Source: an optimization exercise on an open RTL-to-GDS flow (aim: small area). Production flows keep margins and buffers that such runs may drop.
Function was checked by simulation only, so behaviour that the tests miss may differ from the original.

power_grid.png
Pins as bars on the die edge. Tap cells in grey.
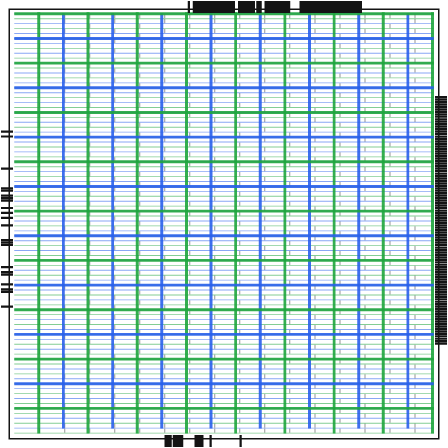
placement_by_type.png
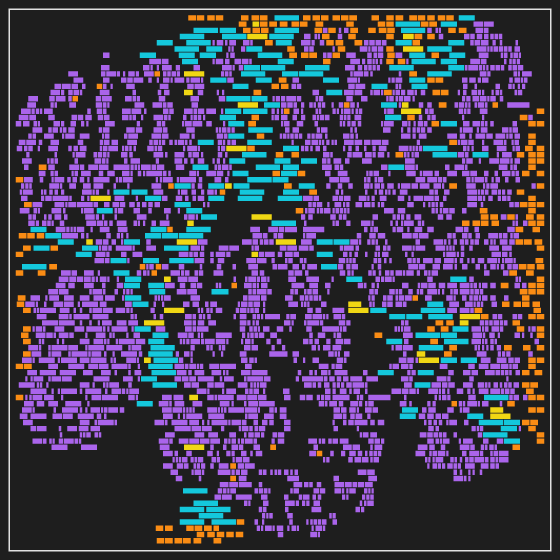
[config.mk]
export PLATFORM = sky130hd
export DESIGN_NAME = heartbeat_monitor_top
export DESIGN_NICKNAME = heartbeat_monitor_top
export VERILOG_FILES = /design/flow/design.v
export SDC_FILE = /design/flow/constraint.sdc
export NUM_CORES = 4
export LEC_CHECK = 0
export CAP_MARGIN = 20
export CORE_MARGIN = 2
export CORE_UTILIZATION = 40
export SLEW_MARGIN = 20
[constraint.sdc]
create_clock -name core_clock -period 250.0 [get_ports {clk}]
set_input_delay 50.0000 -clock core_clock [delete_from_list [all_inputs] [get_ports {clk}]]
set_output_delay 50.0000 -clock core_clock [all_outputs]
set_load 0.01 [all_outputs]
[design.v]
module adc_to_heart_rate_converter (
    input  wire       clk,
    input  wire       clr,         
    input  wire [9:0] adc_in,
    input  wire [7:0] min_heart_threshold,
    input  wire [7:0] max_heart_threshold,
    output reg        done,
    output reg  [7:0] heart_beats_count,
    output reg  [7:0] heart_beats_without_violations,
    output reg  [7:0] min_heart_beats_threshold_violations,
    output reg  [7:0] max_heart_beats_threshold_violations,
    output reg  [7:0] heart_rate_avg,
    output reg  [7:0] heart_beat_val_live
);
    reg [15:0] heart_rate_sum;
    wire [22:0] prod = adc_in * 13'd7047;
    wire [7:0]  live_next = prod[22:15];
    wire [7:0] q;
    wire [8:0] r7 = heart_rate_sum[15:7];
    wire [9:0] d7 = {1'b0, r7} - {2'b0, heart_beats_count};
    assign q[7] = ~d7[9];
    wire [7:0] m7 = q[7] ? d7[7:0] : r7[7:0];
    wire [8:0] r6 = {m7, heart_rate_sum[6]};
    wire [9:0] d6 = {1'b0, r6} - {2'b0, heart_beats_count};
    assign q[6] = ~d6[9];
    wire [7:0] m6 = q[6] ? d6[7:0] : r6[7:0];
    wire [8:0] r5 = {m6, heart_rate_sum[5]};
    wire [9:0] d5 = {1'b0, r5} - {2'b0, heart_beats_count};
    assign q[5] = ~d5[9];
    wire [7:0] m5 = q[5] ? d5[7:0] : r5[7:0];
    wire [8:0] r4 = {m5, heart_rate_sum[4]};
    wire [9:0] d4 = {1'b0, r4} - {2'b0, heart_beats_count};
    assign q[4] = ~d4[9];
    wire [7:0] m4 = q[4] ? d4[7:0] : r4[7:0];
    wire [8:0] r3 = {m4, heart_rate_sum[3]};
    wire [9:0] d3 = {1'b0, r3} - {2'b0, heart_beats_count};
    assign q[3] = ~d3[9];
    wire [7:0] m3 = q[3] ? d3[7:0] : r3[7:0];
    wire [8:0] r2 = {m3, heart_rate_sum[2]};
    wire [9:0] d2 = {1'b0, r2} - {2'b0, heart_beats_count};
    assign q[2] = ~d2[9];
    wire [7:0] m2 = q[2] ? d2[7:0] : r2[7:0];
    wire [8:0] r1 = {m2, heart_rate_sum[1]};
    wire [9:0] d1 = {1'b0, r1} - {2'b0, heart_beats_count};
    assign q[1] = ~d1[9];
    wire [7:0] m1 = q[1] ? d1[7:0] : r1[7:0];
    wire [8:0] r0 = {m1, heart_rate_sum[0]};
    wire [9:0] d0 = {1'b0, r0} - {2'b0, heart_beats_count};
    assign q[0] = ~d0[9];
    wire below = heart_beat_val_live < min_heart_threshold;
    wire above = heart_beat_val_live > max_heart_threshold;
    always @(posedge clk) begin
        if (clr) begin
            heart_beats_count <= 0;
            heart_beats_without_violations <= 0;
            min_heart_beats_threshold_violations <= 0;
            max_heart_beats_threshold_violations <= 0;
            heart_rate_avg <= 0;
            heart_beat_val_live <= 0;
            heart_rate_sum <= 0;
            done <= 0;
        end else begin
            heart_beat_val_live <= live_next;
            heart_rate_sum <= heart_rate_sum + heart_beat_val_live;
            heart_beats_count <= heart_beats_count + 1;
            if (below)
                min_heart_beats_threshold_violations <= min_heart_beats_threshold_violations + 1;
            else if (above)
                max_heart_beats_threshold_violations <= max_heart_beats_threshold_violations + 1;
            else
                heart_beats_without_violations <= heart_beats_without_violations + 1;
            heart_rate_avg <= (heart_beats_count == 0) ? 8'd0 : q;
            if (heart_beats_count == 8'hFF || adc_in == 0)
                done <= 1'b1;
        end
    end
endmodule
module heart_rate_display (
    input  wire       blank,
    input  wire [7:0] value,
    output wire [6:0] seg_0,
    output wire [6:0] seg_1,
    output wire [6:0] seg_2
);
    function [6:0] convert_to_7seg(input [3:0] digit);
        begin
            case (digit)
                4'd0: convert_to_7seg = 7'b1111110;
                4'd1: convert_to_7seg = 7'b0110000;
                4'd2: convert_to_7seg = 7'b1101101;
                4'd3: convert_to_7seg = 7'b1111001;
                4'd4: convert_to_7seg = 7'b0110011;
                4'd5: convert_to_7seg = 7'b1011011;
                4'd6: convert_to_7seg = 7'b1011111;
                4'd7: convert_to_7seg = 7'b1110000;
                4'd8: convert_to_7seg = 7'b1111111;
                4'd9: convert_to_7seg = 7'b1111011;
                default: convert_to_7seg = 7'b0000000;
            endcase
        end
    endfunction
    assign seg_2 = blank ? 7'b0 : convert_to_7seg(value / 100);
    assign seg_1 = blank ? 7'b0 : convert_to_7seg((value / 10) % 10);
    assign seg_0 = blank ? 7'b0 : convert_to_7seg(value % 10);
endmodule
module heartbeat_monitor_top(
    input wire clk,
    input wire reset,
    input wire on,
    input wire [9:0] adc_in,         
    input wire [9:0] age,            
    output wire [6:0] seg_display_heart_rate_avg_0,
    output wire [6:0] seg_display_heart_rate_avg_1,
    output wire [6:0] seg_display_heart_rate_avg_2,
    output wire [6:0] seg_display_heart_beats_count_0,
    output wire [6:0] seg_display_heart_beats_count_1,
    output wire [6:0] seg_display_heart_beats_count_2,
    output wire [6:0] seg_display_heart_beats_without_violations_0,
    output wire [6:0] seg_display_heart_beats_without_violations_1,
    output wire [6:0] seg_display_heart_beats_without_violations_2,
    output wire [6:0] seg_display_min_heart_beats_threshold_violations_0,
    output wire [6:0] seg_display_min_heart_beats_threshold_violations_1,
    output wire [6:0] seg_display_min_heart_beats_threshold_violations_2,
    output wire [6:0] seg_display_max_heart_beats_threshold_violations_0,
    output wire [6:0] seg_display_max_heart_beats_threshold_violations_1,
    output wire [6:0] seg_display_max_heart_beats_threshold_violations_2,
    output wire [7:0] heart_rate_avg,
    output wire [7:0] heart_rate_val_live,
    output wire [7:0] heart_beats_count,
    output wire [7:0] heart_beats_count_without_violations,
    output wire [7:0] min_heart_beats_threshold_violations,
    output wire [7:0] max_heart_beats_threshold_violations,
    output reg [7:0] heart_rate_avg_out,
    output reg [7:0] heart_rate_val_live_out,
    output reg [7:0] heart_beats_count_out,
    output reg [7:0] heart_beats_count_without_violations_out,
    output reg [7:0] min_heart_beats_threshold_violations_out,
    output reg [7:0] max_heart_beats_threshold_violations_out,
    output wire measuring_control_signal,
    output wire displaying_control_signal,
    output wire buzzer_high_threshold_violation,
    output wire buzzer_low_threshold_violation,
    output wire green_led,
    output wire led_red,
    output wire led_blue
);
    reg       measuring, displaying;
    reg [2:0] timer;
    wire      done;
    reg [9:0] age_r;
    wire [9:0] diff = 10'd220 - age_r;
    wire [7:0] min_heart_threshold = diff[8:1];
    wire        over = age_r > 10'd220;
    wire [9:0]  kk   = over ? age_r - 10'd220 : diff;
    wire [16:0] kp   = kk * 7'd85 + (over ? 17'd3 : 17'd0);
    wire [9:0]  kq   = kp / 7'd100;
    wire [7:0]  max_heart_threshold = over ? 8'd40 - kq[7:0] : kq[7:0];
    always @(posedge clk) begin
        if (reset) begin
            measuring <= 1'b0;
            displaying <= 1'b0;
            age_r <= age;
        end else begin
            if (!measuring && !displaying)
                measuring <= on;
            else if (measuring && done) begin
                measuring <= 1'b0;
                displaying <= 1'b1;
            end else if (displaying && timer == 3'd6)
                displaying <= 1'b0;
        end
        timer <= (displaying && !reset) ? timer + 3'd1 : 3'd0;
    end
    always @(posedge clk) begin
        if (measuring && done) begin
            heart_rate_avg_out <= heart_rate_avg;
            heart_rate_val_live_out <= heart_rate_val_live;
            heart_beats_count_out <= heart_beats_count;
            heart_beats_count_without_violations_out <= heart_beats_count_without_violations;
            min_heart_beats_threshold_violations_out <= min_heart_beats_threshold_violations;
            max_heart_beats_threshold_violations_out <= max_heart_beats_threshold_violations;
        end
    end
    reg       shown;
    reg [7:0] avg_d, count_d, ok_d, low_d, high_d;
    always @(posedge clk) begin
        shown <= !reset && (shown || displaying);
        avg_d <= heart_rate_avg_out;
        count_d <= heart_beats_count_out;
        ok_d <= heart_beats_count_without_violations_out;
        low_d <= min_heart_beats_threshold_violations_out;
        high_d <= max_heart_beats_threshold_violations_out;
    end
    adc_to_heart_rate_converter heart_rate_converter (
        .clk(clk),
        .clr(reset || !measuring),
        .adc_in(adc_in),
        .min_heart_threshold(min_heart_threshold),
        .max_heart_threshold(max_heart_threshold),
        .done(done),
        .heart_beats_count(heart_beats_count),
        .heart_beats_without_violations(heart_beats_count_without_violations),
        .min_heart_beats_threshold_violations(min_heart_beats_threshold_violations),
        .max_heart_beats_threshold_violations(max_heart_beats_threshold_violations),
        .heart_rate_avg(heart_rate_avg),
        .heart_beat_val_live(heart_rate_val_live)
    );
    heart_rate_display d_avg (.blank(!shown), .value(avg_d),
        .seg_0(seg_display_heart_rate_avg_0), .seg_1(seg_display_heart_rate_avg_1),
        .seg_2(seg_display_heart_rate_avg_2));
    heart_rate_display d_count (.blank(!shown), .value(count_d),
        .seg_0(seg_display_heart_beats_count_0), .seg_1(seg_display_heart_beats_count_1),
        .seg_2(seg_display_heart_beats_count_2));
    heart_rate_display d_ok (.blank(!shown), .value(ok_d),
        .seg_0(seg_display_heart_beats_without_violations_0),
        .seg_1(seg_display_heart_beats_without_violations_1),
        .seg_2(seg_display_heart_beats_without_violations_2));
    heart_rate_display d_low (.blank(!shown), .value(low_d),
        .seg_0(seg_display_min_heart_beats_threshold_violations_0),
        .seg_1(seg_display_min_heart_beats_threshold_violations_1),
        .seg_2(seg_display_min_heart_beats_threshold_violations_2));
    heart_rate_display d_high (.blank(!shown), .value(high_d),
        .seg_0(seg_display_max_heart_beats_threshold_violations_0),
        .seg_1(seg_display_max_heart_beats_threshold_violations_1),
        .seg_2(seg_display_max_heart_beats_threshold_violations_2));
    assign measuring_control_signal = measuring;
    assign displaying_control_signal = displaying;
    wire high = heart_rate_avg_out > max_heart_threshold;
    wire low  = heart_rate_avg_out < min_heart_threshold;
    assign buzzer_high_threshold_violation = displaying && high;
    assign buzzer_low_threshold_violation  = displaying && low;
    assign led_red   = displaying && high;
    assign led_blue  = displaying && low;
    assign green_led = displaying && !high && !low;
endmodule
[run.sh]
#!/bin/bash
# synth_recipe.tcl (not shown) runs the flow's synth.tcl, then flattens the netlist and writes it again
# the make line also repeats each setting of config.mk as NAME=value (left out here)
make -C /OpenROAD-flow-scripts/flow DESIGN_CONFIG=/design/flow/config.mk WORK_HOME=/design/flow/orfs CLKGATE_MAP_FILE= SYNTH_SCRIPT=/design/flow/synth_recipe.tcl finish
==> impl_metrics.toml <==
[logic_synthesis]
syn_nets = 3052
synthSimpleGateAreaFrac = 0.1708
synth_top_area_share = 0.1918
yosys-top-cells-area = "ha_1, dfxtp_1, edfxtp_1"
synthDistinctLibCells = 114
ys_ff_latch = 169
yosys.cell_count.top_type = "ha_1"
syn_inst = 2644
syn-cell-area_um2 = 21530
synthXorXnorAreaFrac = 0.08066
synth_ff_type = "dfxtp_1"
yosys_warnings = 3
async_flop_share = 0
synth_adder_area_share = 0.2448
synth_top_cell_by_area = "ha_1"
synth-compound-area-share = 0.2194
synth_edf_count = 58
synth_top_family_by_area = "adder cells"
synthTopCellsByCount = "ha_1, inv_1, nor2_1, a21oi_1, o21ai_0"
postSynthAreaPerCell_um2 = 8.144
yosys-mux-area-fraction = 0.03370

[routing]
dr.pass1.iters = 5
dr.first_iter.drc_count = 1062
drc = 0
wl_um = 58380
viasPerCell = 5.467
wl_per_cell_um = 16.55
wl_met3_um = 2654
ant_nets = 0
top_layer_used = "met4"
wirelength_met1_um = 26380
dr_wl_met2_um = 27640

[min_path]
worstHoldStart = "heart_beats_count_out[2]"
hold_class = "reg2reg"
min_path_cells = 0
min_to = "count_d[2]"

[worst_setup_path]
required_ns = 200.00
r2r_end = "heart_rate_converter.heart_rate_avg[0]"
path_max_fanout = 15
crit_start = "age_r[2]"
r2r_slack_ns = 231.23
endpoint = "green_led"
critPathKind = "reg2out"
reg2reg_from = "heart_rate_converter.heart_beats_count[1]"
cp.arrival_ns = 16.67
crit_path_max_incr_delay_ns = 0.83
cp_top_family = "compound AO/OA/AOI/OAI gates"
cpMaxStageDelayCell = "mux2i_1"
crit_buf_inv = 7
reg2reg_depth = 96
cp-start-kind = "flop"

[placed_design]
place_congestion = 0.9026
placed_area_um2 = 24460
io_buffers = 230
post-place-ws_ns = 184.15
dp_cells = 3496
hpwl_um = 47310

[grt]
antenna_found_initial = 0
grt_pass1_wl_um = 94220
grt_pass1_vias = 18290
met3_usage = 0.03008
grtUsageMet2 = 0.3552
grt_max_degree = 83
overflow = 0
grt_busiest_layer = "met2"
grt_use_met1 = 0.2641

[clock_network]
ctsLongestPathBuffers = 2
cts_buffers = 17
ctsHoldBuffers = 0
cts-root-buf = "clkbuf_16"
cts-htree-levels = 4
cts_resized = 0
clock_sinks = 169
postCtsSetupBuffers = 0
worst_skew_pair.late_latency_ns = 0.49

[die]
core.rowCount = 85
die_h_um = 236.0
num_tap_cells = 696
core_um2 = 53500
die_w_um = 236.0
ios = 231
dieArea_um2 = 55700

[final_layout]
final_common_cell = "ha_1"
nonClockBufferCount = 250
fin_nets = 3227
reg_top3 = "heart_rate_converter.heart_rate_sum: 16 flops, age_r: 10 flops"
clkCellAreaFrac = 0.02341
nFlopsAndLatches = 169
final_area_um2 = 25060
multi_input_area_share = 0.6452
multi_input_area_um2 = 16170
n_antenna_cell = 0
largest_register_ffs = 16
buffer_area_frac = 0.09784
regArea_um2 = 3965
largest_class = "multi-input gates"
nClkBuffers = 18
multi_input_gates = 2110
n_fill_cell = 5189
inv_count = 271
fin_cells = 3528

[sta]
finClkSkew_ns = 0.01692
slew_headroom = 0.2425
setup-tns-final_ns = 0
hold_violations = 0
max_freq_mhz = 15.00
worstMarginPinSlew_ns = 1.136
layout_setup_ws_ns = 183.33
setup_viol = 0
finalMaxSlewViolations = 0
rsz0062_at_grt = "false"

[flow_run]
drv_cap = 0

[run_status]
status = "timing/DRC/antenna clean"
About power_grid.png:
VDD: in blue. VSS: in green.
86 met1 rails follow the rows. 696 tap cells. 17 straps on met5. 231 signal pins sit on the boundary. 17 straps on met4.

About placement_by_type.png:
other buffers and delay cells: in orange, cells 250. combinational and other logic: in purple, cells 2381. flops: in cyan, cells 169. clock drivers and dummy loads: in yellow, cells 32.

-- what the ideal ports hide --
The results above use ideal ports. As a check the final layout listed here was re-extracted and re-timed, cells and wires unchanged. Step 1 (the two cells are an assumption about what drives the block):
set clk [get_ports {clk}]
set_driving_cell -lib_cell sky130_fd_sc_hd__clkbuf_16 $clk
set_driving_cell -lib_cell sky130_fd_sc_hd__buf_2 [delete_from_list [all_inputs] $clk]
Step 2 times the ports against the registers' clock, not the clock port: input delays grow and output delays shrink by t, the midpoint of the rising clock arrivals with the driver on. Slacks: ideal / step 1 / step 2; pairs: ideal / step 1.
shift t [ns]: 0.528
setup WS [ns]: 183.326 / 183.275 / 183.804
hold slack, ns: 0.368 / 0.368 / 0.368
worst setup path at the end: register to output
After both steps this run still meets setup and hold. For this run, drivers alone change the setup slack by -0.051 ns; drivers and shift together by +0.478 ns.
